Context: an optimization exercise on an open-source flow, tuned for small area and a short achievable clock period. The choices shown serve that exercise and are no tape-out recipe.
RTL that was checked went through simulation tests only; none was proved equivalent to the original.
Some runs may be left out. An edit can pass the tests and still lose a function that they never use.
No functional check of the RTL was part of run 3.

==> flow/design.v, too long to show whole: its modules and the start of the top module <==
// module ConvolutionModule: 4299 lines
// module FA: 4 lines
// module HA: 4 lines
// module AOI22: 3 lines
// module AOI222: 4 lines
// module sqrt: 333 lines
// module Coprocessor: 23 lines
// module Triple: 655 lines
// module FilterPipe: 73 lines
module FilterPipe (
    input  wire         clk,
    input  wire         rst,
    input  wire         in_valid,
    input  wire [2:0]   op_code,
    input  wire [1:0]   matrix_size,
    input  wire [199:0] matrix_a,
    input  wire [199:0] matrix_b,
    input  wire [199:0] matrix_c,
    output reg          out_valid,
    output reg  [7:0]   result
);
  // ...
==> flow/flow/run.sh <==
#!/bin/bash
# The standard layout (standard.sh: ORFS from synthesis to finish) with
# three changes:
#  - ABC maps the logic for a load of 1 (ABC_LOAD_IN_FF=1) instead of the
#    platform's 5, so it does not upsize the small AOI cells it maps;
#  - the buffers that ABC inserted are removed at floorplan
#    (REMOVE_ABC_BUFFERS=1, as global placement is not timing driven here);
#  - the port buffers that global placement inserts are sky130_fd_sc_hd__buf_1.
# make's output goes to standard.log; ORFS keeps each step's log under orfs/logs.
set -euo pipefail
export BUFFER_PORTS_ARGS="-buffer_cell sky130_fd_sc_hd__buf_1"
bash standard.sh ABC_LOAD_IN_FF=1 REMOVE_ABC_BUFFERS=1 finish > standard.log 2>&1
==> flow/standard.sh <==
#!/bin/bash
# synth_recipe.tcl (not shown) runs the flow's synth.tcl, then flattens the netlist and writes it again
# the make line also repeats each setting of config.mk as NAME=value (left out here)
make -C /OpenROAD-flow-scripts/flow DESIGN_CONFIG=/design/flow/config.mk WORK_HOME=/design/flow/orfs CLKGATE_MAP_FILE= SYNTH_SCRIPT=/design/flow/synth_recipe.tcl "${@:-finish}"
==> flow/config.mk <==
export PLATFORM = sky130hd
export DESIGN_NAME = FilterPipe
export DESIGN_NICKNAME = FilterPipe
export VERILOG_FILES = /design/flow/design.v
export SDC_FILE = /design/flow/constraint.sdc
export NUM_CORES = 8
export LEC_CHECK = 0
export CAP_MARGIN = 20
export CELL_PAD_IN_SITES_DETAIL_PLACEMENT = 1
export CORE_MARGIN = 2
export CORE_UTILIZATION = 40
export CTS_CLUSTER_DIAMETER = 80
export CTS_CLUSTER_SIZE = 30
export GPL_TIMING_DRIVEN = 0
export PLACE_DENSITY_LB_ADDON = 0.1
export SLEW_MARGIN = 20
export SYNTH_HIERARCHICAL = 1
==> flow/constraint.sdc <==
create_clock -name core_clock -period 190.0 [get_ports {clk}]
set_input_delay 38.0000 -clock core_clock [delete_from_list [all_inputs] [get_ports {clk}]]
set_output_delay 38.0000 -clock core_clock [all_outputs]
set_load 0.01 [all_outputs]
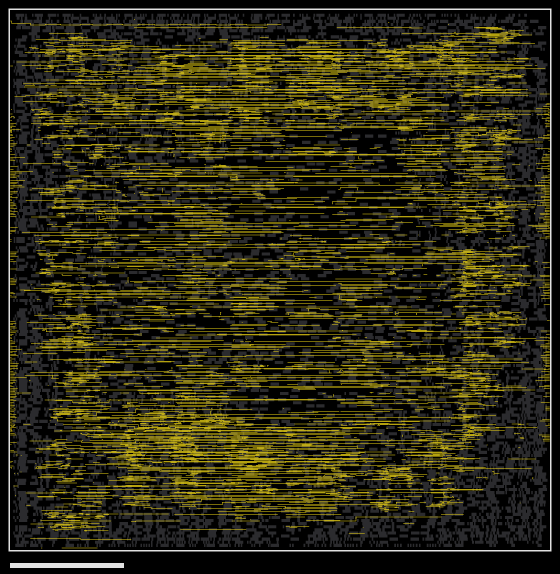
Figure 1: run 1, met3 routing.
Bar = 100 um. Cells faint in the background.
nets with wire on the layer: 2451
share of all routed wire: 13%

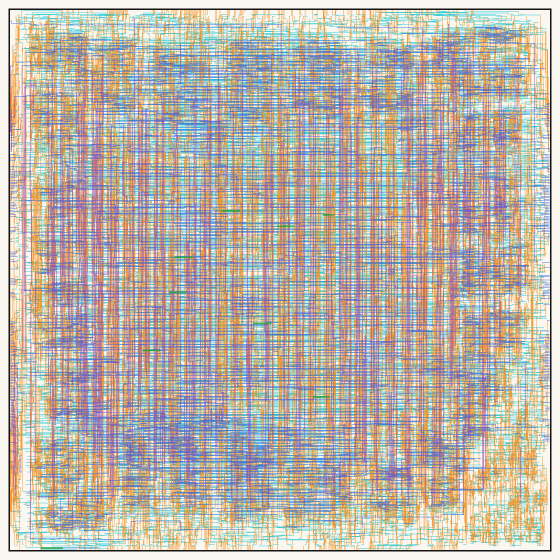
Figure 2: run 1, metal layers overlaid.
legend:
  metal 5:
    colour: green
    wire_length: 123 um
  metal 3:
    colour: blue
    wire_length: 71.4 mm
  metal 2:
    colour: orange
    wire_length: 227 mm
  metal 4:
    colour: purple
    wire_length: 48.0 mm
  metal 1:
    colour: cyan
    wire_length: 201 mm

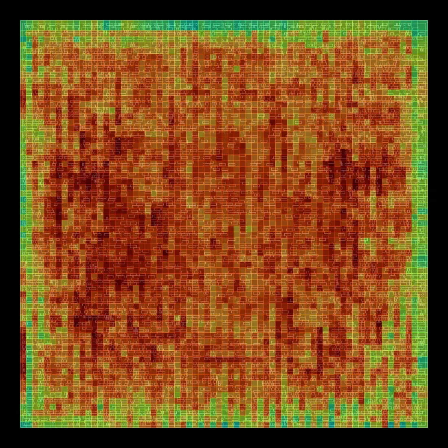
Figure 3: run 1, track usage over the die.
Most Crowded Layer GR: met2
met2 Use GR: 0.6869
final core occ: 0.4235
drt wl/cell: 54.25 um
M1 GR Usage: 0.6304

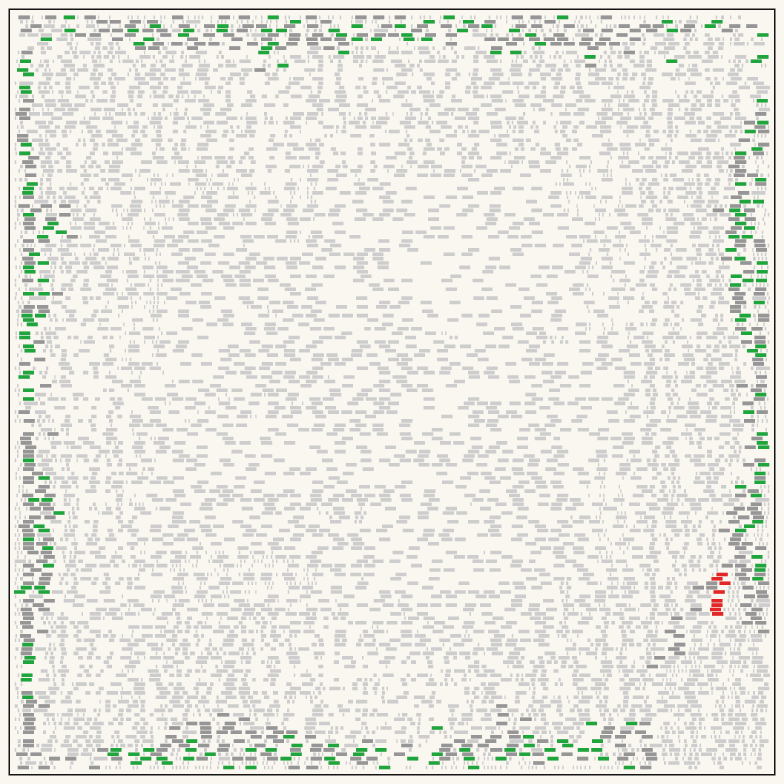
Figure 4: run 1, sequential cells coloured by netlist name.
legend:
  ax_m:
    colour: red
    flops: 8
    where: bottom right
  b_r:
    colour: green
    flops: 200
    where: spread over the die

==> results.json, run 1 <==
{
  "status": "no timing/DRC/antenna violations",
  "hold_viol": 0,
  "fmax_mhz": 25.48,
  "dieArea_um2": 224500,
  "initial_utilization": 0.4022,
  "worstPathCellList": "buf_1",
  "layout_min_cycle_time_ps": 39250,
  "drtIter0Drc": 19490,
  "viasPerCell": 7.202,
  "routed_wirelength_um": 547500,
  "nWellTaps": 2871,
  "drt.antenna.violating_nets": 0,
  "syn_avg_cell_area_um2": 12.74,
  "grt_max_degree": 48,
  "post-place-ws_ps": 150330,
  "cts_root_buffer": "clkbuf_16",
  "final-clk-cell-share": 0.01378,
  "antenna_cells": 14,
  "grt_pass1_vias": 73600,
  "num-clock-buffers": 39,
  "max_cap_violations": 0,
  "multiInputGateArea_um2": 72490,
  "worst_pin_slew_ps": 1275,
  "gr-usage-met3": 0.1617,
  "cts-hold-fix-buffers": 0,
  "wl_met2_um": 227000,
  "dpl.cell_count": 10020,
  "placed_cell_area_um2": 91650,
  "final_cell_mix": "fa_1 (2488), a222oi_1 (1050), nand2_1 (1025), dfxtp_1 (624), buf_1 (614)",
  "io_buffer_count": 616,
  "clk_latency_ps": 700,
  "overflow": 0,
  "io_pins": 617,
  "cts_made_buffers": 35,
  "fin_tns_setup_ps": 0,
  "num_vias": 72680,
  "cts_buffer_depth": 3,
  "setup_violations": 0,
  "fin_crit_sh": 0.2066,
  "cts_resized": 0,
  "grt_pass1_wl_um": 708700,
  "multi_input_gates": 5777,
  "antenna_found_initial": 28,
  "register_area_um2": 12700,
  "multi_input_area_share": 0.7797,
  "rsz0062_at_grt": "false",
  "slew_headroom": 0.1491,
  "fin_area_um2": 92970,
  "buffers": 623,
  "rows": 172,
  "cts_setup_buffers": 0,
  "cts.sinks": 634,
  "cts_tree": "done",
  "highest_layer": "met5",
  "fin_skew_ps": 53.88,
  "syn_inst": 6928,
  "dieHeight_um": 473.8,
  "holdWs_ps": 367.1,
  "critical_path.slowest_cell": "dfxtp_1",
  "inverters": 113,
  "finalNetCount": 10360,
  "fin_cells": 10090,
  "worst_slack_ps": 150750,
  "worst-setup-path-type": "reg2out",
  "seq_cells": 634,
  "final_common_cell": "fa_1",
  "setup.worst_path.end_class": "primary output",
  "drive_gt1_frac": 0.01443,
  "area_growth_pct": 5.316,
  "required_ps": 152000,
  "htreeDepth": 2,
  "drc": 0,
  "dr_wl_met3_um": 71450,
  "drt_pass1_iterations": 17,
  "place_congestion": 1.123,
  "hp-class": "reg2reg",
  "fill_cells": 23130,
  "groute.usage.overall": 0.4848,
  "synth.cell_area_um2": 88280,
  "path_buf_inv": 1,
  "ys_warn_count": 7,
  "r2r_cells": 65,
  "cp.arrival_ps": 1250,
  "fp.dieW_um": 473.8,
  "clkSlewWorstSetupHoldPaths_ps": 110,
  "path_max_fanout": 1,
  "sh_seq_area": 0.1367,
  "buf_share": 0.02624,
  "critPathTopFamily": "flip-flops",
  "maxSlewViolCount": 0,
  "r2r_slack_ps": 167080,
  "cp_slowest_stage_delay_ps": 330
}
## Run 2: what changed since run 1
--- a/flow/design.v
+++ b/flow/design.v
@@ -5374,17 +5374,7 @@
         .ax(ax), .ay(ay), .satx(satx), .saty(saty), .negx(negx)
     );
-    reg        v_m, satx_m, saty_m, negx_m, is6_m, is7_m;
-    reg [7:0]  ax_m, ay_m;
-    always @(posedge clk) begin
-        if (rst) v_m <= 1'b0;
-        else     v_m <= v_r;
-        satx_m <= satx;
-        saty_m <= saty;
-        negx_m <= negx;
-        is6_m  <= is6_r;
-        is7_m  <= is7_r;
-        ax_m   <= ax;
-        ay_m   <= ay;
-    end
+    wire       v_m = v_r, satx_m = satx, saty_m = saty, negx_m = negx;
+    wire       is6_m = is6_r, is7_m = is7_r;
+    wire [7:0] ax_m = ax, ay_m = ay;
     wire [7:0] grad;
     sqrt sqrt_unit (.x(ax_m), .y(ay_m), .out(grad));
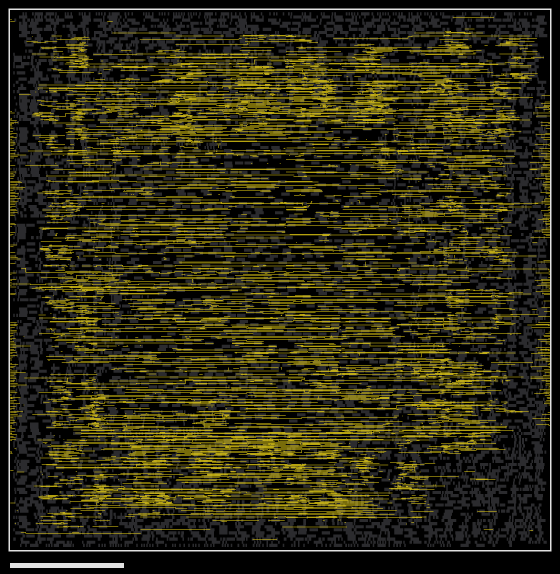
Figure 5: run 2, met3 routing.
Bar = 100 um. Cells faint in the background.
nets with wire on the layer: 2405
main direction: horizontal
longest straight run: 305 um

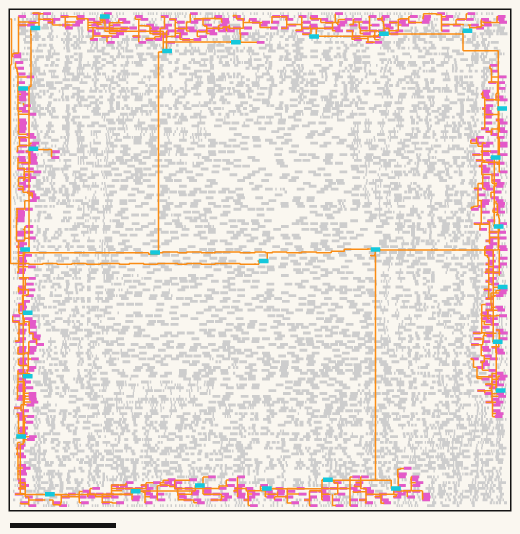
Figure 6: run 2, clock wires, drivers and flops.
Bar = 100 um.
legend:
  clock wires:
    colour: orange
    length: 7360 um
  clock drivers:
    colour: cyan
    count: 28
  flip-flops:
    colour: magenta
    count: 612
flops lie: spread over the die

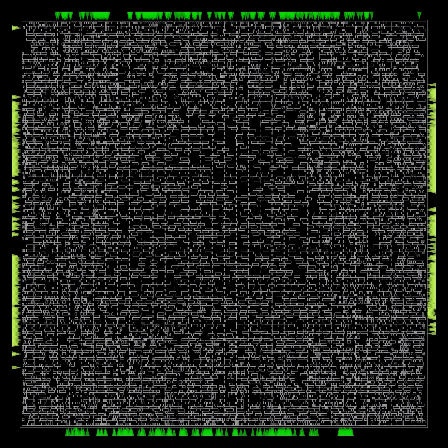
Figure 7: run 2, cell placement.
sequential share of cell area: 0.1329
Core ar.: 219100 um^2
n_taps: 2871
Site Rows: 172
final core occ: 0.4211

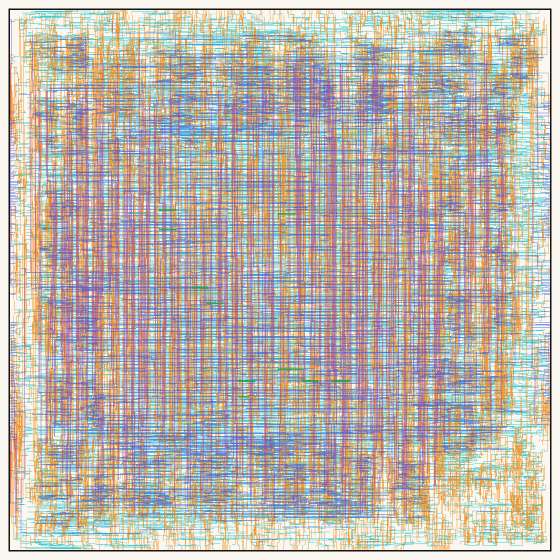
Figure 8: run 2, metal layers overlaid.
legend:
  metal 3:
    colour: blue
    wire_length: 71.2 mm
  metal 5:
    colour: green
    wire_length: 138 um
  metal 2:
    colour: orange
    wire_length: 221 mm
  metal 1:
    colour: cyan
    wire_length: 196 mm
  metal 4:
    colour: purple
    wire_length: 49.9 mm

==> run 2 against run 1 <==
Die area shrank 0.50%. Critical path depth is the same. Synthesized area shrank 0.51%. Synthesized cell count shrank 0.33%. Flip-flop and latch count shrank 22. Sequential share of layout area shrank 0.38 points. Still clean.
==> results.json, run 2 <==
{
  "drt.antenna.violating_nets": 0,
  "holdWs_ps": 461.3,
  "use_met2": 0.6727,
  "max_cap_violations": 0,
  "highest_layer": "met5",
  "drc": 0,
  "final_cell_mix": "fa_1 (2488), a222oi_1 (1050), nand2_1 (1025), buf_1 (614), dfxtp_1 (606)",
  "layout_min_cycle_time_ps": 39230,
  "required_ps": 152000,
  "final_common_cell": "fa_1",
  "syn_avg_cell_area_um2": 12.72,
  "cts_root_buffer": "clkbuf_16",
  "setup_violations": 0,
  "cts_resized": 0,
  "drtIter0Drc": 18930,
  "grt_pass1_wl_um": 698200,
  "initial_utilization": 0.4009,
  "io_buffer_count": 616,
  "groute.usage.overall": 0.4765,
  "grt_max_degree": 53,
  "num-clock-buffers": 33,
  "fp.dieW_um": 472.6,
  "cts_made_buffers": 28,
  "placed_cell_area_um2": 91200,
  "grt_pass1_vias": 73740,
  "place_congestion": 1.138,
  "post-place-ws_ps": 150530,
  "htreeDepth": 1,
  "dpl.cell_count": 9995,
  "viasPerCell": 7.192,
  "antenna_cells": 16,
  "cts.sinks": 612,
  "fmax_mhz": 25.49,
  "multi_input_area_share": 0.7861,
  "hp-class": "reg2reg",
  "ys_warn_count": 7,
  "routed_wirelength_um": 538500,
  "cts_tree": "done",
  "finalNetCount": 10330,
  "setup.worst_path.end_class": "primary output",
  "worstPathCellList": "buf_1",
  "wl_met2_um": 221300,
  "worst_slack_ps": 150770,
  "fin_area_um2": 92250,
  "syn_inst": 6905,
  "path_buf_inv": 1,
  "clkSlewWorstSetupHoldPaths_ps": 100,
  "status": "no timing/DRC/antenna violations",
  "fin_skew_ps": 33.07,
  "cts_buffer_depth": 3,
  "critical_path.slowest_cell": "dfxtp_1",
  "r2r_slack_ps": 151530,
  "num_vias": 72350,
  "gr-usage-met3": 0.1578,
  "cts_setup_buffers": 0,
  "drive_gt1_frac": 0.01310,
  "fin_cells": 10060,
  "area_growth_pct": 5.033,
  "worst_pin_slew_ps": 1322,
  "rsz0062_at_grt": "false",
  "buffers": 623,
  "cp.arrival_ps": 1230,
  "register_area_um2": 12260,
  "fin_tns_setup_ps": 0,
  "slew_headroom": 0.1188,
  "antenna_found_initial": 24,
  "worst-setup-path-type": "reg2out",
  "hold_viol": 0,
  "multiInputGateArea_um2": 72520,
  "r2r_cells": 97,
  "multi_input_gates": 5776,
  "cp_slowest_stage_delay_ps": 320,
  "dr_wl_met3_um": 71220,
  "drt_pass1_iterations": 17,
  "path_max_fanout": 1,
  "overflow": 0,
  "inverters": 113,
  "fin_crit_sh": 0.2065
}
## Run 3: what changed since run 2
--- a/flow/design.v
+++ b/flow/design.v
@@ -25,5 +25,6 @@
   wire t11;
   AOI22 u_t11 (.a1(t1), .a2(am[7]), .b1(t2), .b2(t[8]), .y(t11));
-  wire t12 = ~(t2 & t[9]);
+  wire t12;
+  NAND2 u_t12 (.a(t2), .b(t[9]), .y(t12));
   wire t13 = k[2] & ~k[3];
   wire t14 = ~k[2] & k[3];
@@ -46,5 +47,6 @@
   wire t24;
   AOI22 u_t24 (.a1(t14), .a2(am[7]), .b1(t15), .b2(t[8]), .y(t24));
-  wire t25 = ~(t15 & t[9]);
+  wire t25;
+  NAND2 u_t25 (.a(t15), .b(t[9]), .y(t25));
   wire t26 = k[4] & ~k[5];
   wire t27 = ~k[4] & k[5];
@@ -67,5 +69,6 @@
   wire t37;
   AOI22 u_t37 (.a1(t27), .a2(am[7]), .b1(t28), .b2(t[8]), .y(t37));
-  wire t38 = ~(t28 & t[9]);
+  wire t38;
+  NAND2 u_t38 (.a(t28), .b(t[9]), .y(t38));
   wire t39 = ~(am[0] & k[6]);
   wire t40 = ~(am[0] & k[7]);
@@ -104,5 +107,6 @@
   wire t66;
   AOI22 u_t66 (.a1(t56), .a2(am[15]), .b1(t57), .b2(t[18]), .y(t66));
-  wire t67 = ~(t57 & t[19]);
+  wire t67;
+  NAND2 u_t67 (.a(t57), .b(t[19]), .y(t67));
   wire t68 = k[10] & ~k[11];
   wire t69 = ~k[10] & k[11];
@@ -125,5 +129,6 @@
   wire t79;
   AOI22 u_t79 (.a1(t69), .a2(am[15]), .b1(t70), .b2(t[18]), .y(t79));
-  wire t80 = ~(t70 & t[19]);
+  wire t80;
+  NAND2 u_t80 (.a(t70), .b(t[19]), .y(t80));
   wire t81 = k[12] & ~k[13];
   wire t82 = ~k[12] & k[13];
@@ -146,5 +151,6 @@
   wire t92;
   AOI22 u_t92 (.a1(t82), .a2(am[15]), .b1(t83), .b2(t[18]), .y(t92));
-  wire t93 = ~(t83 & t[19]);
+  wire t93;
+  NAND2 u_t93 (.a(t83), .b(t[19]), .y(t93));
   wire t94 = ~(am[8] & k[14]);
   wire t95 = ~(am[8] & k[15]);
@@ -183,5 +189,6 @@
   wire t121;
   AOI22 u_t121 (.a1(t111), .a2(am[23]), .b1(t112), .b2(t[28]), .y(t121));
-  wire t122 = ~(t112 & t[29]);
+  wire t122;
+  NAND2 u_t122 (.a(t112), .b(t[29]), .y(t122));
   wire t123 = k[18] & ~k[19];
   wire t124 = ~k[18] & k[19];
@@ -204,5 +211,6 @@
   wire t134;
   AOI22 u_t134 (.a1(t124), .a2(am[23]), .b1(t125), .b2(t[28]), .y(t134));
-  wire t135 = ~(t125 & t[29]);
+  wire t135;
+  NAND2 u_t135 (.a(t125), .b(t[29]), .y(t135));
   wire t136 = k[20] & ~k[21];
   wire t137 = ~k[20] & k[21];
@@ -225,5 +233,6 @@
   wire t147;
   AOI22 u_t147 (.a1(t137), .a2(am[23]), .b1(t138), .b2(t[28]), .y(t147));
-  wire t148 = ~(t138 & t[29]);
+  wire t148;
+  NAND2 u_t148 (.a(t138), .b(t[29]), .y(t148));
   wire t149 = ~(am[16] & k[22]);
   wire t150 = ~(am[16] & k[23]);
@@ -262,5 +271,6 @@
   wire t176;
   AOI22 u_t176 (.a1(t166), .a2(am[31]), .b1(t167), .b2(t[38]), .y(t176));
-  wire t177 = ~(t167 & t[39]);
+  wire t177;
+  NAND2 u_t177 (.a(t167), .b(t[39]), .y(t177));
   wire t178 = k[26] & ~k[27];
   wire t179 = ~k[26] & k[27];
@@ -283,5 +293,6 @@
   wire t189;
   AOI22 u_t189 (.a1(t179), .a2(am[31]), .b1(t180), .b2(t[38]), .y(t189));
-  wire t190 = ~(t180 & t[39]);
+  wire t190;
+  NAND2 u_t190 (.a(t180), .b(t[39]), .y(t190));
   wire t191 = k[28] & ~k[29];
   wire t192 = ~k[28] & k[29];
@@ -304,5 +315,6 @@
   wire t202;
   AOI22 u_t202 (.a1(t192), .a2(am[31]), .b1(t193), .b2(t[38]), .y(t202));
-  wire t203 = ~(t193 & t[39]);
+  wire t203;
+  NAND2 u_t203 (.a(t193), .b(t[39]), .y(t203));
   wire t204 = ~(am[24] & k[30]);
   wire t205 = ~(am[24] & k[31]);
@@ -341,5 +353,6 @@
   wire t231;
   AOI22 u_t231 (.a1(t221), .a2(am[39]), .b1(t222), .b2(t[48]), .y(t231));
-  wire t232 = ~(t222 & t[49]);
+  wire t232;
+  NAND2 u_t232 (.a(t222), .b(t[49]), .y(t232));
   wire t233 = k[34] & ~k[35];
   wire t234 = ~k[34] & k[35];
@@ -362,5 +375,6 @@
   wire t244;
   AOI22 u_t244 (.a1(t234), .a2(am[39]), .b1(t235), .b2(t[48]), .y(t244));
-  wire t245 = ~(t235 & t[49]);
+  wire t245;
+  NAND2 u_t245 (.a(t235), .b(t[49]), .y(t245));
   wire t246 = k[36] & ~k[37];
   wire t247 = ~k[36] & k[37];
@@ -383,5 +397,6 @@
   wire t257;
   AOI22 u_t257 (.a1(t247), .a2(am[39]), .b1(t248), .b2(t[48]), .y(t257));
-  wire t258 = ~(t248 & t[49]);
+  wire t258;
+  NAND2 u_t258 (.a(t248), .b(t[49]), .y(t258));
   wire t259 = ~(am[32] & k[38]);
   wire t260 = ~(am[32] & k[39]);
@@ -420,5 +435,6 @@
   wire t286;
   AOI22 u_t286 (.a1(t276), .a2(am[47]), .b1(t277), .b2(t[58]), .y(t286));
-  wire t287 = ~(t277 & t[59]);
+  wire t287;
+  NAND2 u_t287 (.a(t277), .b(t[59]), .y(t287));
   wire t288 = k[42] & ~k[43];
   wire t289 = ~k[42] & k[43];
@@ -441,5 +457,6 @@
   wire t299;
   AOI22 u_t299 (.a1(t289), .a2(am[47]), .b1(t290), .b2(t[58]), .y(t299));
-  wire t300 = ~(t290 & t[59]);
+  wire t300;
+  NAND2 u_t300 (.a(t290), .b(t[59]), .y(t300));
   wire t301 = k[44] & ~k[45];
   wire t302 = ~k[44] & k[45];
@@ -462,5 +479,6 @@
   wire t312;
   AOI22 u_t312 (.a1(t302), .a2(am[47]), .b1(t303), .b2(t[58]), .y(t312));
-  wire t313 = ~(t303 & t[59]);
+  wire t313;
+  NAND2 u_t313 (.a(t303), .b(t[59]), .y(t313));
   wire t314 = ~(am[40] & k[46]);
   wire t315 = ~(am[40] & k[47]);
@@ -499,5 +517,6 @@
   wire t341;
   AOI22 u_t341 (.a1(t331), .a2(am[55]), .b1(t332), .b2(t[68]), .y(t341));
-  wire t342 = ~(t332 & t[69]);
+  wire t342;
+  NAND2 u_t342 (.a(t332), .b(t[69]), .y(t342));
   wire t343 = k[50] & ~k[51];
   wire t344 = ~k[50] & k[51];
@@ -520,5 +539,6 @@
   wire t354;
   AOI22 u_t354 (.a1(t344), .a2(am[55]), .b1(t345), .b2(t[68]), .y(t354));
-  wire t355 = ~(t345 & t[69]);
+  wire t355;
+  NAND2 u_t355 (.a(t345), .b(t[69]), .y(t355));
   wire t356 = k[52] & ~k[53];
   wire t357 = ~k[52] & k[53];
@@ -541,5 +561,6 @@
   wire t367;
   AOI22 u_t367 (.a1(t357), .a2(am[55]), .b1(t358), .b2(t[68]), .y(t367));
-  wire t368 = ~(t358 & t[69]);
+  wire t368;
+  NAND2 u_t368 (.a(t358), .b(t[69]), .y(t368));
   wire t369 = ~(am[48] & k[54]);
   wire t370 = ~(am[48] & k[55]);
@@ -578,5 +599,6 @@
   wire t396;
   AOI22 u_t396 (.a1(t386), .a2(am[63]), .b1(t387), .b2(t[78]), .y(t396));
-  wire t397 = ~(t387 & t[79]);
+  wire t397;
+  NAND2 u_t397 (.a(t387), .b(t[79]), .y(t397));
   wire t398 = k[58] & ~k[59];
   wire t399 = ~k[58] & k[59];
@@ -599,5 +621,6 @@
   wire t409;
   AOI22 u_t409 (.a1(t399), .a2(am[63]), .b1(t400), .b2(t[78]), .y(t409));
-  wire t410 = ~(t400 & t[79]);
+  wire t410;
+  NAND2 u_t410 (.a(t400), .b(t[79]), .y(t410));
   wire t411 = k[60] & ~k[61];
   wire t412 = ~k[60] & k[61];
@@ -620,5 +643,6 @@
   wire t422;
   AOI22 u_t422 (.a1(t412), .a2(am[63]), .b1(t413), .b2(t[78]), .y(t422));
-  wire t423 = ~(t413 & t[79]);
+  wire t423;
+  NAND2 u_t423 (.a(t413), .b(t[79]), .y(t423));
   wire t424 = ~(am[56] & k[62]);
   wire t425 = ~(am[56] & k[63]);
@@ -657,5 +681,6 @@
   wire t451;
   AOI22 u_t451 (.a1(t441), .a2(am[71]), .b1(t442), .b2(t[88]), .y(t451));
-  wire t452 = ~(t442 & t[89]);
+  wire t452;
+  NAND2 u_t452 (.a(t442), .b(t[89]), .y(t452));
   wire t453 = k[66] & ~k[67];
   wire t454 = ~k[66] & k[67];
@@ -678,5 +703,6 @@
   wire t464;
   AOI22 u_t464 (.a1(t454), .a2(am[71]), .b1(t455), .b2(t[88]), .y(t464));
-  wire t465 = ~(t455 & t[89]);
+  wire t465;
+  NAND2 u_t465 (.a(t455), .b(t[89]), .y(t465));
   wire t466 = k[68] & ~k[69];
   wire t467 = ~k[68] & k[69];
@@ -699,5 +725,6 @@
   wire t477;
   AOI22 u_t477 (.a1(t467), .a2(am[71]), .b1(t468), .b2(t[88]), .y(t477));
-  wire t478 = ~(t468 & t[89]);
+  wire t478;
+  NAND2 u_t478 (.a(t468), .b(t[89]), .y(t478));
   wire t479 = ~(am[64] & k[70]);
   wire t480 = ~(am[64] & k[71]);
@@ -736,5 +763,6 @@
   wire t506;
   AOI22 u_t506 (.a1(t496), .a2(am[79]), .b1(t497), .b2(t[98]), .y(t506));
-  wire t507 = ~(t497 & t[99]);
+  wire t507;
+  NAND2 u_t507 (.a(t497), .b(t[99]), .y(t507));
   wire t508 = k[74] & ~k[75];
   wire t509 = ~k[74] & k[75];
@@ -757,5 +785,6 @@
   wire t519;
   AOI22 u_t519 (.a1(t509), .a2(am[79]), .b1(t510), .b2(t[98]), .y(t519));
-  wire t520 = ~(t510 & t[99]);
+  wire t520;
+  NAND2 u_t520 (.a(t510), .b(t[99]), .y(t520));
   wire t521 = k[76] & ~k[77];
   wire t522 = ~k[76] & k[77];
@@ -778,5 +807,6 @@
   wire t532;
   AOI22 u_t532 (.a1(t522), .a2(am[79]), .b1(t523), .b2(t[98]), .y(t532));
-  wire t533 = ~(t523 & t[99]);
+  wire t533;
+  NAND2 u_t533 (.a(t523), .b(t[99]), .y(t533));
   wire t534 = ~(am[72] & k[78]);
   wire t535 = ~(am[72] & k[79]);
@@ -815,5 +845,6 @@
   wire t561;
   AOI22 u_t561 (.a1(t551), .a2(am[87]), .b1(t552), .b2(t[108]), .y(t561));
-  wire t562 = ~(t552 & t[109]);
+  wire t562;
+  NAND2 u_t562 (.a(t552), .b(t[109]), .y(t562));
   wire t563 = k[82] & ~k[83];
   wire t564 = ~k[82] & k[83];
@@ -836,5 +867,6 @@
   wire t574;
   AOI22 u_t574 (.a1(t564), .a2(am[87]), .b1(t565), .b2(t[108]), .y(t574));
-  wire t575 = ~(t565 & t[109]);
+  wire t575;
+  NAND2 u_t575 (.a(t565), .b(t[109]), .y(t575));
   wire t576 = k[84] & ~k[85];
   wire t577 = ~k[84] & k[85];
@@ -857,5 +889,6 @@
   wire t587;
   AOI22 u_t587 (.a1(t577), .a2(am[87]), .b1(t578), .b2(t[108]), .y(t587));
-  wire t588 = ~(t578 & t[109]);
+  wire t588;
+  NAND2 u_t588 (.a(t578), .b(t[109]), .y(t588));
   wire t589 = ~(am[80] & k[86]);
   wire t590 = ~(am[80] & k[87]);
@@ -894,5 +927,6 @@
   wire t616;
   AOI22 u_t616 (.a1(t606), .a2(am[95]), .b1(t607), .b2(t[118]), .y(t616));
-  wire t617 = ~(t607 & t[119]);
+  wire t617;
+  NAND2 u_t617 (.a(t607), .b(t[119]), .y(t617));
   wire t618 = k[90] & ~k[91];
   wire t619 = ~k[90] & k[91];
@@ -915,5 +949,6 @@
   wire t629;
   AOI22 u_t629 (.a1(t619), .a2(am[95]), .b1(t620), .b2(t[118]), .y(t629));
-  wire t630 = ~(t620 & t[119]);
+  wire t630;
+  NAND2 u_t630 (.a(t620), .b(t[119]), .y(t630));
   wire t631 = k[92] & ~k[93];
   wire t632 = ~k[92] & k[93];
@@ -936,5 +971,6 @@
   wire t642;
   AOI22 u_t642 (.a1(t632), .a2(am[95]), .b1(t633), .b2(t[118]), .y(t642));
-  wire t643 = ~(t633 & t[119]);
+  wire t643;
+  NAND2 u_t643 (.a(t633), .b(t[119]), .y(t643));
   wire t644 = ~(am[88] & k[94]);
   wire t645 = ~(am[88] & k[95]);
@@ -973,5 +1009,6 @@
   wire t671;
   AOI22 u_t671 (.a1(t661), .a2(am[103]), .b1(t662), .b2(t[128]), .y(t671));
-  wire t672 = ~(t662 & t[129]);
+  wire t672;
+  NAND2 u_t672 (.a(t662), .b(t[129]), .y(t672));
   wire t673 = k[98] & ~k[99];
   wire t674 = ~k[98] & k[99];
@@ -994,5 +1031,6 @@
   wire t684;
   AOI22 u_t684 (.a1(t674), .a2(am[103]), .b1(t675), .b2(t[128]), .y(t684));
-  wire t685 = ~(t675 & t[129]);
+  wire t685;
+  NAND2 u_t685 (.a(t675), .b(t[129]), .y(t685));
   wire t686 = k[100] & ~k[101];
   wire t687 = ~k[100] & k[101];
@@ -1015,5 +1053,6 @@
   wire t697;
   AOI22 u_t697 (.a1(t687), .a2(am[103]), .b1(t688), .b2(t[128]), .y(t697));
-  wire t698 = ~(t688 & t[129]);
+  wire t698;
+  NAND2 u_t698 (.a(t688), .b(t[129]), .y(t698));
   wire t699 = ~(am[96] & k[102]);
   wire t700 = ~(am[96] & k[103]);
@@ -1052,5 +1091,6 @@
   wire t726;
   AOI22 u_t726 (.a1(t716), .a2(am[111]), .b1(t717), .b2(t[138]), .y(t726));
-  wire t727 = ~(t717 & t[139]);
+  wire t727;
+  NAND2 u_t727 (.a(t717), .b(t[139]), .y(t727));
   wire t728 = k[106] & ~k[107];
   wire t729 = ~k[106] & k[107];
@@ -1073,5 +1113,6 @@
   wire t739;
   AOI22 u_t739 (.a1(t729), .a2(am[111]), .b1(t730), .b2(t[138]), .y(t739));
-  wire t740 = ~(t730 & t[139]);
+  wire t740;
+  NAND2 u_t740 (.a(t730), .b(t[139]), .y(t740));
   wire t741 = k[108] & ~k[109];
   wire t742 = ~k[108] & k[109];
@@ -1094,5 +1135,6 @@
   wire t752;
   AOI22 u_t752 (.a1(t742), .a2(am[111]), .b1(t743), .b2(t[138]), .y(t752));
-  wire t753 = ~(t743 & t[139]);
+  wire t753;
+  NAND2 u_t753 (.a(t743), .b(t[139]), .y(t753));
   wire t754 = ~(am[104] & k[110]);
   wire t755 = ~(am[104] & k[111]);
@@ -1131,5 +1173,6 @@
   wire t781;
   AOI22 u_t781 (.a1(t771), .a2(am[119]), .b1(t772), .b2(t[148]), .y(t781));
-  wire t782 = ~(t772 & t[149]);
+  wire t782;
+  NAND2 u_t782 (.a(t772), .b(t[149]), .y(t782));
   wire t783 = k[114] & ~k[115];
   wire t784 = ~k[114] & k[115];
@@ -1152,5 +1195,6 @@
   wire t794;
   AOI22 u_t794 (.a1(t784), .a2(am[119]), .b1(t785), .b2(t[148]), .y(t794));
-  wire t795 = ~(t785 & t[149]);
+  wire t795;
+  NAND2 u_t795 (.a(t785), .b(t[149]), .y(t795));
   wire t796 = k[116] & ~k[117];
   wire t797 = ~k[116] & k[117];
@@ -1173,5 +1217,6 @@
   wire t807;
   AOI22 u_t807 (.a1(t797), .a2(am[119]), .b1(t798), .b2(t[148]), .y(t807));
-  wire t808 = ~(t798 & t[149]);
+  wire t808;
+  NAND2 u_t808 (.a(t798), .b(t[149]), .y(t808));
   wire t809 = ~(am[112] & k[118]);
   wire t810 = ~(am[112] & k[119]);
@@ -1210,5 +1255,6 @@
   wire t836;
   AOI22 u_t836 (.a1(t826), .a2(am[127]), .b1(t827), .b2(t[158]), .y(t836));
-  wire t837 = ~(t827 & t[159]);
+  wire t837;
+  NAND2 u_t837 (.a(t827), .b(t[159]), .y(t837));
   wire t838 = k[122] & ~k[123];
   wire t839 = ~k[122] & k[123];
@@ -1231,5 +1277,6 @@
   wire t849;
   AOI22 u_t849 (.a1(t839), .a2(am[127]), .b1(t840), .b2(t[158]), .y(t849));
-  wire t850 = ~(t840 & t[159]);
+  wire t850;
+  NAND2 u_t850 (.a(t840), .b(t[159]), .y(t850));
   wire t851 = k[124] & ~k[125];
   wire t852 = ~k[124] & k[125];
@@ -1252,5 +1299,6 @@
   wire t862;
   AOI22 u_t862 (.a1(t852), .a2(am[127]), .b1(t853), .b2(t[158]), .y(t862));
-  wire t863 = ~(t853 & t[159]);
+  wire t863;
+  NAND2 u_t863 (.a(t853), .b(t[159]), .y(t863));
   wire t864 = ~(am[120] & k[126]);
   wire t865 = ~(am[120] & k[127]);
@@ -1289,5 +1337,6 @@
   wire t891;
   AOI22 u_t891 (.a1(t881), .a2(am[135]), .b1(t882), .b2(t[168]), .y(t891));
-  wire t892 = ~(t882 & t[169]);
+  wire t892;
+  NAND2 u_t892 (.a(t882), .b(t[169]), .y(t892));
   wire t893 = k[130] & ~k[131];
   wire t894 = ~k[130] & k[131];
@@ -1310,5 +1359,6 @@
   wire t904;
   AOI22 u_t904 (.a1(t894), .a2(am[135]), .b1(t895), .b2(t[168]), .y(t904));
-  wire t905 = ~(t895 & t[169]);
+  wire t905;
+  NAND2 u_t905 (.a(t895), .b(t[169]), .y(t905));
   wire t906 = k[132] & ~k[133];
   wire t907 = ~k[132] & k[133];
@@ -1331,5 +1381,6 @@
   wire t917;
   AOI22 u_t917 (.a1(t907), .a2(am[135]), .b1(t908), .b2(t[168]), .y(t917));
-  wire t918 = ~(t908 & t[169]);
+  wire t918;
+  NAND2 u_t918 (.a(t908), .b(t[169]), .y(t918));
   wire t919 = ~(am[128] & k[134]);
   wire t920 = ~(am[128] & k[135]);
@@ -1368,5 +1419,6 @@
   wire t946;
   AOI22 u_t946 (.a1(t936), .a2(am[143]), .b1(t937), .b2(t[178]), .y(t946));
-  wire t947 = ~(t937 & t[179]);
+  wire t947;
+  NAND2 u_t947 (.a(t937), .b(t[179]), .y(t947));
   wire t948 = k[138] & ~k[139];
   wire t949 = ~k[138] & k[139];
@@ -1389,5 +1441,6 @@
   wire t959;
   AOI22 u_t959 (.a1(t949), .a2(am[143]), .b1(t950), .b2(t[178]), .y(t959));
-  wire t960 = ~(t950 & t[179]);
+  wire t960;
+  NAND2 u_t960 (.a(t950), .b(t[179]), .y(t960));
   wire t961 = k[140] & ~k[141];
   wire t962 = ~k[140] & k[141];
@@ -1410,5 +1463,6 @@
   wire t972;
   AOI22 u_t972 (.a1(t962), .a2(am[143]), .b1(t963), .b2(t[178]), .y(t972));
-  wire t973 = ~(t963 & t[179]);
+  wire t973;
+  NAND2 u_t973 (.a(t963), .b(t[179]), .y(t973));
   wire t974 = ~(am[136] & k[142]);
   wire t975 = ~(am[136] & k[143]);
@@ -1447,5 +1501,6 @@
   wire t1001;
   AOI22 u_t1001 (.a1(t991), .a2(am[151]), .b1(t992), .b2(t[188]), .y(t1001));
-  wire t1002 = ~(t992 & t[189]);
+  wire t1002;
+  NAND2 u_t1002 (.a(t992), .b(t[189]), .y(t1002));
   wire t1003 = k[146] & ~k[147];
   wire t1004 = ~k[146] & k[147];
@@ -1468,5 +1523,6 @@
   wire t1014;
   AOI22 u_t1014 (.a1(t1004), .a2(am[151]), .b1(t1005), .b2(t[188]), .y(t1014));
-  wire t1015 = ~(t1005 & t[189]);
+  wire t1015;
+  NAND2 u_t1015 (.a(t1005), .b(t[189]), .y(t1015));
   wire t1016 = k[148] & ~k[149];
   wire t1017 = ~k[148] & k[149];
@@ -1489,5 +1545,6 @@
   wire t1027;
   AOI22 u_t1027 (.a1(t1017), .a2(am[151]), .b1(t1018), .b2(t[188]), .y(t1027));
-  wire t1028 = ~(t1018 & t[189]);
+  wire t1028;
+  NAND2 u_t1028 (.a(t1018), .b(t[189]), .y(t1028));
   wire t1029 = ~(am[144] & k[150]);
   wire t1030 = ~(am[144] & k[151]);
@@ -1526,5 +1583,6 @@
   wire t1056;
   AOI22 u_t1056 (.a1(t1046), .a2(am[159]), .b1(t1047), .b2(t[198]), .y(t1056));
-  wire t1057 = ~(t1047 & t[199]);
+  wire t1057;
+  NAND2 u_t1057 (.a(t1047), .b(t[199]), .y(t1057));
   wire t1058 = k[154] & ~k[155];
   wire t1059 = ~k[154] & k[155];
@@ -1547,5 +1605,6 @@
   wire t1069;
   AOI22 u_t1069 (.a1(t1059), .a2(am[159]), .b1(t1060), .b2(t[198]), .y(t1069));
-  wire t1070 = ~(t1060 & t[199]);
+  wire t1070;
+  NAND2 u_t1070 (.a(t1060), .b(t[199]), .y(t1070));
   wire t1071 = k[156] & ~k[157];
   wire t1072 = ~k[156] & k[157];
@@ -1568,5 +1627,6 @@
   wire t1082;
   AOI22 u_t1082 (.a1(t1072), .a2(am[159]), .b1(t1073), .b2(t[198]), .y(t1082));
-  wire t1083 = ~(t1073 & t[199]);
+  wire t1083;
+  NAND2 u_t1083 (.a(t1073), .b(t[199]), .y(t1083));
   wire t1084 = ~(am[152] & k[158]);
   wire t1085 = ~(am[152] & k[159]);
@@ -1605,5 +1665,6 @@
   wire t1111;
   AOI22 u_t1111 (.a1(t1101), .a2(am[167]), .b1(t1102), .b2(t[208]), .y(t1111));
-  wire t1112 = ~(t1102 & t[209]);
+  wire t1112;
+  NAND2 u_t1112 (.a(t1102), .b(t[209]), .y(t1112));
   wire t1113 = k[162] & ~k[163];
   wire t1114 = ~k[162] & k[163];
@@ -1626,5 +1687,6 @@
   wire t1124;
   AOI22 u_t1124 (.a1(t1114), .a2(am[167]), .b1(t1115), .b2(t[208]), .y(t1124));
-  wire t1125 = ~(t1115 & t[209]);
+  wire t1125;
+  NAND2 u_t1125 (.a(t1115), .b(t[209]), .y(t1125));
   wire t1126 = k[164] & ~k[165];
   wire t1127 = ~k[164] & k[165];
@@ -1647,5 +1709,6 @@
   wire t1137;
   AOI22 u_t1137 (.a1(t1127), .a2(am[167]), .b1(t1128), .b2(t[208]), .y(t1137));
-  wire t1138 = ~(t1128 & t[209]);
+  wire t1138;
+  NAND2 u_t1138 (.a(t1128), .b(t[209]), .y(t1138));
   wire t1139 = ~(am[160] & k[166]);
   wire t1140 = ~(am[160] & k[167]);
@@ -1684,5 +1747,6 @@
   wire t1166;
   AOI22 u_t1166 (.a1(t1156), .a2(am[175]), .b1(t1157), .b2(t[218]), .y(t1166));
-  wire t1167 = ~(t1157 & t[219]);
+  wire t1167;
+  NAND2 u_t1167 (.a(t1157), .b(t[219]), .y(t1167));
   wire t1168 = k[170] & ~k[171];
   wire t1169 = ~k[170] & k[171];
@@ -1705,5 +1769,6 @@
   wire t1179;
   AOI22 u_t1179 (.a1(t1169), .a2(am[175]), .b1(t1170), .b2(t[218]), .y(t1179));
-  wire t1180 = ~(t1170 & t[219]);
+  wire t1180;
+  NAND2 u_t1180 (.a(t1170), .b(t[219]), .y(t1180));
   wire t1181 = k[172] & ~k[173];
   wire t1182 = ~k[172] & k[173];
@@ -1726,5 +1791,6 @@
   wire t1192;
   AOI22 u_t1192 (.a1(t1182), .a2(am[175]), .b1(t1183), .b2(t[218]), .y(t1192));
-  wire t1193 = ~(t1183 & t[219]);
+  wire t1193;
+  NAND2 u_t1193 (.a(t1183), .b(t[219]), .y(t1193));
   wire t1194 = ~(am[168] & k[174]);
   wire t1195 = ~(am[168] & k[175]);
@@ -1763,5 +1829,6 @@
   wire t1221;
   AOI22 u_t1221 (.a1(t1211), .a2(am[183]), .b1(t1212), .b2(t[228]), .y(t1221));
-  wire t1222 = ~(t1212 & t[229]);
+  wire t1222;
+  NAND2 u_t1222 (.a(t1212), .b(t[229]), .y(t1222));
   wire t1223 = k[178] & ~k[179];
   wire t1224 = ~k[178] & k[179];
@@ -1784,5 +1851,6 @@
   wire t1234;
   AOI22 u_t1234 (.a1(t1224), .a2(am[183]), .b1(t1225), .b2(t[228]), .y(t1234));
-  wire t1235 = ~(t1225 & t[229]);
+  wire t1235;
+  NAND2 u_t1235 (.a(t1225), .b(t[229]), .y(t1235));
   wire t1236 = k[180] & ~k[181];
   wire t1237 = ~k[180] & k[181];
@@ -1805,5 +1873,6 @@
   wire t1247;
   AOI22 u_t1247 (.a1(t1237), .a2(am[183]), .b1(t1238), .b2(t[228]), .y(t1247));
-  wire t1248 = ~(t1238 & t[229]);
+  wire t1248;
+  NAND2 u_t1248 (.a(t1238), .b(t[229]), .y(t1248));
   wire t1249 = ~(am[176] & k[182]);
   wire t1250 = ~(am[176] & k[183]);
@@ -1842,5 +1911,6 @@
   wire t1276;
   AOI22 u_t1276 (.a1(t1266), .a2(am[191]), .b1(t1267), .b2(t[238]), .y(t1276));
-  wire t1277 = ~(t1267 & t[239]);
+  wire t1277;
+  NAND2 u_t1277 (.a(t1267), .b(t[239]), .y(t1277));
   wire t1278 = k[186] & ~k[187];
   wire t1279 = ~k[186] & k[187];
@@ -1863,5 +1933,6 @@
   wire t1289;
   AOI22 u_t1289 (.a1(t1279), .a2(am[191]), .b1(t1280), .b2(t[238]), .y(t1289));
-  wire t1290 = ~(t1280 & t[239]);
+  wire t1290;
+  NAND2 u_t1290 (.a(t1280), .b(t[239]), .y(t1290));
   wire t1291 = k[188] & ~k[189];
   wire t1292 = ~k[188] & k[189];
@@ -1884,5 +1955,6 @@
   wire t1302;
   AOI22 u_t1302 (.a1(t1292), .a2(am[191]), .b1(t1293), .b2(t[238]), .y(t1302));
-  wire t1303 = ~(t1293 & t[239]);
+  wire t1303;
+  NAND2 u_t1303 (.a(t1293), .b(t[239]), .y(t1303));
   wire t1304 = ~(am[184] & k[190]);
   wire t1305 = ~(am[184] & k[191]);
@@ -1921,5 +1993,6 @@
   wire t1331;
   AOI22 u_t1331 (.a1(t1321), .a2(am[199]), .b1(t1322), .b2(t[248]), .y(t1331));
-  wire t1332 = ~(t1322 & t[249]);
+  wire t1332;
+  NAND2 u_t1332 (.a(t1322), .b(t[249]), .y(t1332));
   wire t1333 = k[194] & ~k[195];
   wire t1334 = ~k[194] & k[195];
@@ -1942,5 +2015,6 @@
   wire t1344;
   AOI22 u_t1344 (.a1(t1334), .a2(am[199]), .b1(t1335), .b2(t[248]), .y(t1344));
-  wire t1345 = ~(t1335 & t[249]);
+  wire t1345;
+  NAND2 u_t1345 (.a(t1335), .b(t[249]), .y(t1345));
   wire t1346 = k[196] & ~k[197];
   wire t1347 = ~k[196] & k[197];
@@ -1963,5 +2037,6 @@
   wire t1357;
   AOI22 u_t1357 (.a1(t1347), .a2(am[199]), .b1(t1348), .b2(t[248]), .y(t1357));
-  wire t1358 = ~(t1348 & t[249]);
+  wire t1358;
+  NAND2 u_t1358 (.a(t1348), .b(t[249]), .y(t1358));
   wire t1359 = ~(am[192] & k[198]);
   wire t1360 = ~(am[192] & k[199]);
@@ -4306,4 +4381,7 @@
     assign co = a & b;
 endmodule
+module NAND2 (input wire a, input wire b, output wire y);
+    assign y = ~(a & b);
+endmodule
 module AOI22 (input wire a1, input wire a2, input wire b1, input wire b2, output wire y);
     assign y = ~((a1 & a2) | (b1 & b2));
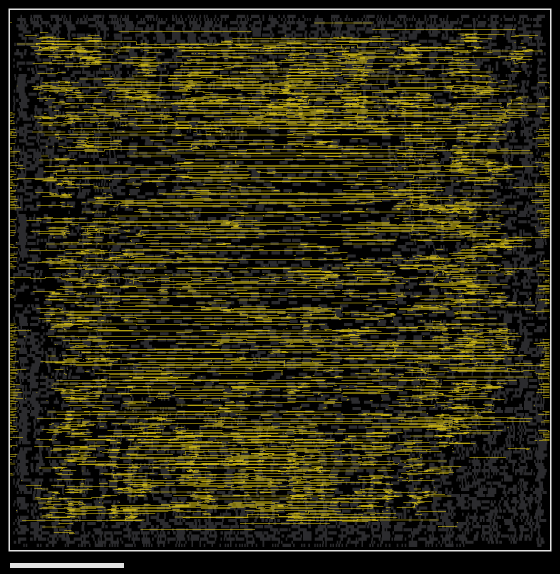
Figure 9: run 3, met3 routing.
Bar = 100 um. Cells faint in the background.
wire length on this layer: 69.1 mm
nets with wire on the layer: 2459
main direction: horizontal
via count: 72130
met3 usage: 0.1531
total routed wirelength: 535800 um

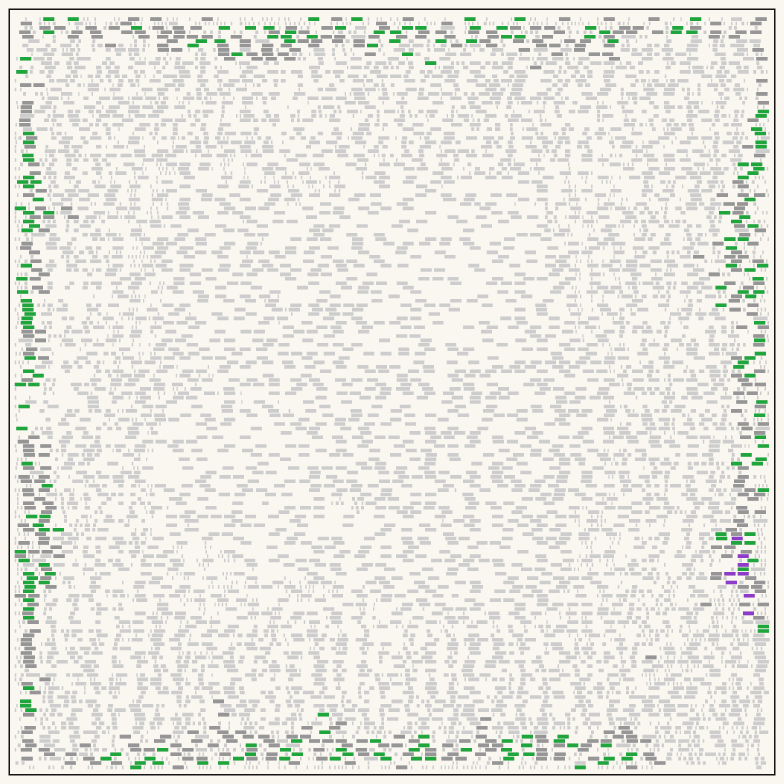
Figure 10: run 3, sequential cells coloured by netlist name.
legend:
  b_r:
    colour: green
    flops: 200
    where: spread over the die
  result:
    colour: purple
    flops: 8
    where: bottom right
not coloured: 404

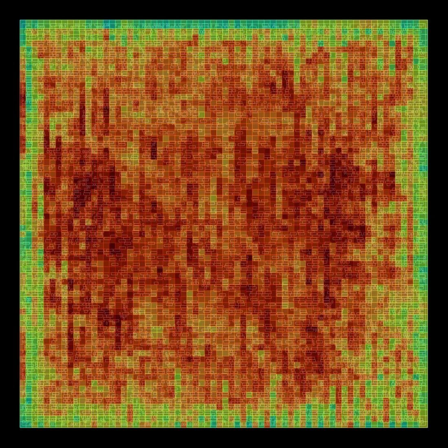
Figure 11: run 3, track usage over the die.
aggregate global-route resource usage: 0.4762
met2 Use GR: 0.6697
final core occ: 0.4244

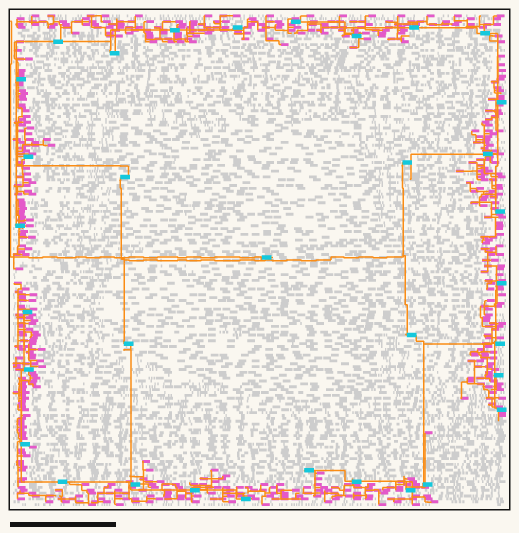
Figure 12: run 3, clock wires, drivers and flops.
Bar = 100 um.
legend:
  flip-flops:
    colour: magenta
    count: 612
  clock drivers:
    colour: cyan
    count: 34
  clock wires:
    colour: orange
    length: 7620 um
routed clock nets: 35

==> run 3 against run 2 <==
Still clean. Die area is 0.21% lower. Critical path depth stayed put. Non-clock buffer count down 1. Routed wire length decreased by 0.51%. Synthesized cell count unchanged. Synthesized area shrank 0.21%. Core utilization up 0.33 points. Sequential share of layout area about the same. Largest cell class unchanged. Highest routed layer unchanged.
==> results.json, run 3 <==
{
  "worst_slack_ps": 150780,
  "path_buf_inv": 1,
  "critical_path.slowest_cell": "dfxtp_1",
  "cts_setup_buffers": 0,
  "syn_avg_cell_area_um2": 12.69,
  "grt_pass1_vias": 73920,
  "antenna_found_initial": 20,
  "max_cap_violations": 0,
  "path_max_fanout": 1,
  "rsz0062_at_grt": "false",
  "status": "no timing/DRC/antenna violations",
  "finalNetCount": 10330,
  "cts.sinks": 612,
  "htreeDepth": 2,
  "required_ps": 152000,
  "clk_latency_ps": 680,
  "grt_max_degree": 45,
  "fin_tns_setup_ps": 0,
  "fill_cells": 22810,
  "fp.dieW_um": 472.1,
  "cts_made_buffers": 34,
  "highest_layer": "met5",
  "top_usage_layer": "met2",
  "cts_tree": "done",
  "sh_seq_area": 0.1328,
  "maxSlewViolCount": 0,
  "io_pins": 617,
  "cp.arrival_ps": 1220,
  "area_growth_pct": 5.259,
  "hold_viol": 0,
  "final_common_cell": "fa_1",
  "dieArea_um2": 222900,
  "holdWs_ps": 467.3,
  "placed_cell_area_um2": 90990,
  "cts_root_buffer": "clkbuf_16",
  "r2r_cells": 98,
  "clkSlewWorstSetupHoldPaths_ps": 100,
  "drtIter0Drc": 18230,
  "dpl.cell_count": 9977,
  "synth.cell_area_um2": 87640,
  "dr_wl_met3_um": 69090,
  "r2r_slack_ps": 151540,
  "layout_min_cycle_time_ps": 39220,
  "cts-hold-fix-buffers": 0,
  "ys_warn_count": 7,
  "buf_share": 0.02639,
  "worst_pin_slew_ps": 1297,
  "drc": 0,
  "viasPerCell": 7.178,
  "setup.worst_path.end_class": "primary output",
  "drt.antenna.violating_nets": 0,
  "coreArea_um2": 217400,
  "multiInputGateArea_um2": 72310,
  "place_congestion": 1.146,
  "fin_area_um2": 92250,
  "drive_gt1_frac": 0.01336,
  "initial_utilization": 0.4032,
  "fin_cells": 10050,
  "hp-class": "reg2reg",
  "post-place-ws_ps": 150370
}

==> port drivers added, routing unchanged <==
In the flow no input, the clock included, has a driving cell. The finished layouts below were timed again as built, in two steps. Step 1, drivers: a clkbuf_16 drives clk and a buf_2 each remaining input, both assumed. Step 2, shift: input delay + t, output delay - t, t = (earliest + latest rising clock arrival at the registers) / 2. This alone moves slack from input paths to output paths. Slacks: ideal ports / drivers / drivers and shift; pairs: ideal ports / drivers.
| run | t, ns | setup WS [ns] | clock arrival spread, ns |
|---|---|---|---|
| run 1 | 0.776 | 150.749 / 150.643 / 150.344 | 0.054 / 0.054 |
| run 2 | 0.831 | 150.770 / 150.666 / 150.543 | 0.039 / 0.039 |
| run 3 | 0.778 | 150.777 / 150.669 / 150.419 | 0.045 / 0.046 |
After both steps every run listed still meets setup and hold. The setup slack of run 1, which loses most, moves by -0.106 ns with the drivers and by -0.405 ns with both steps.
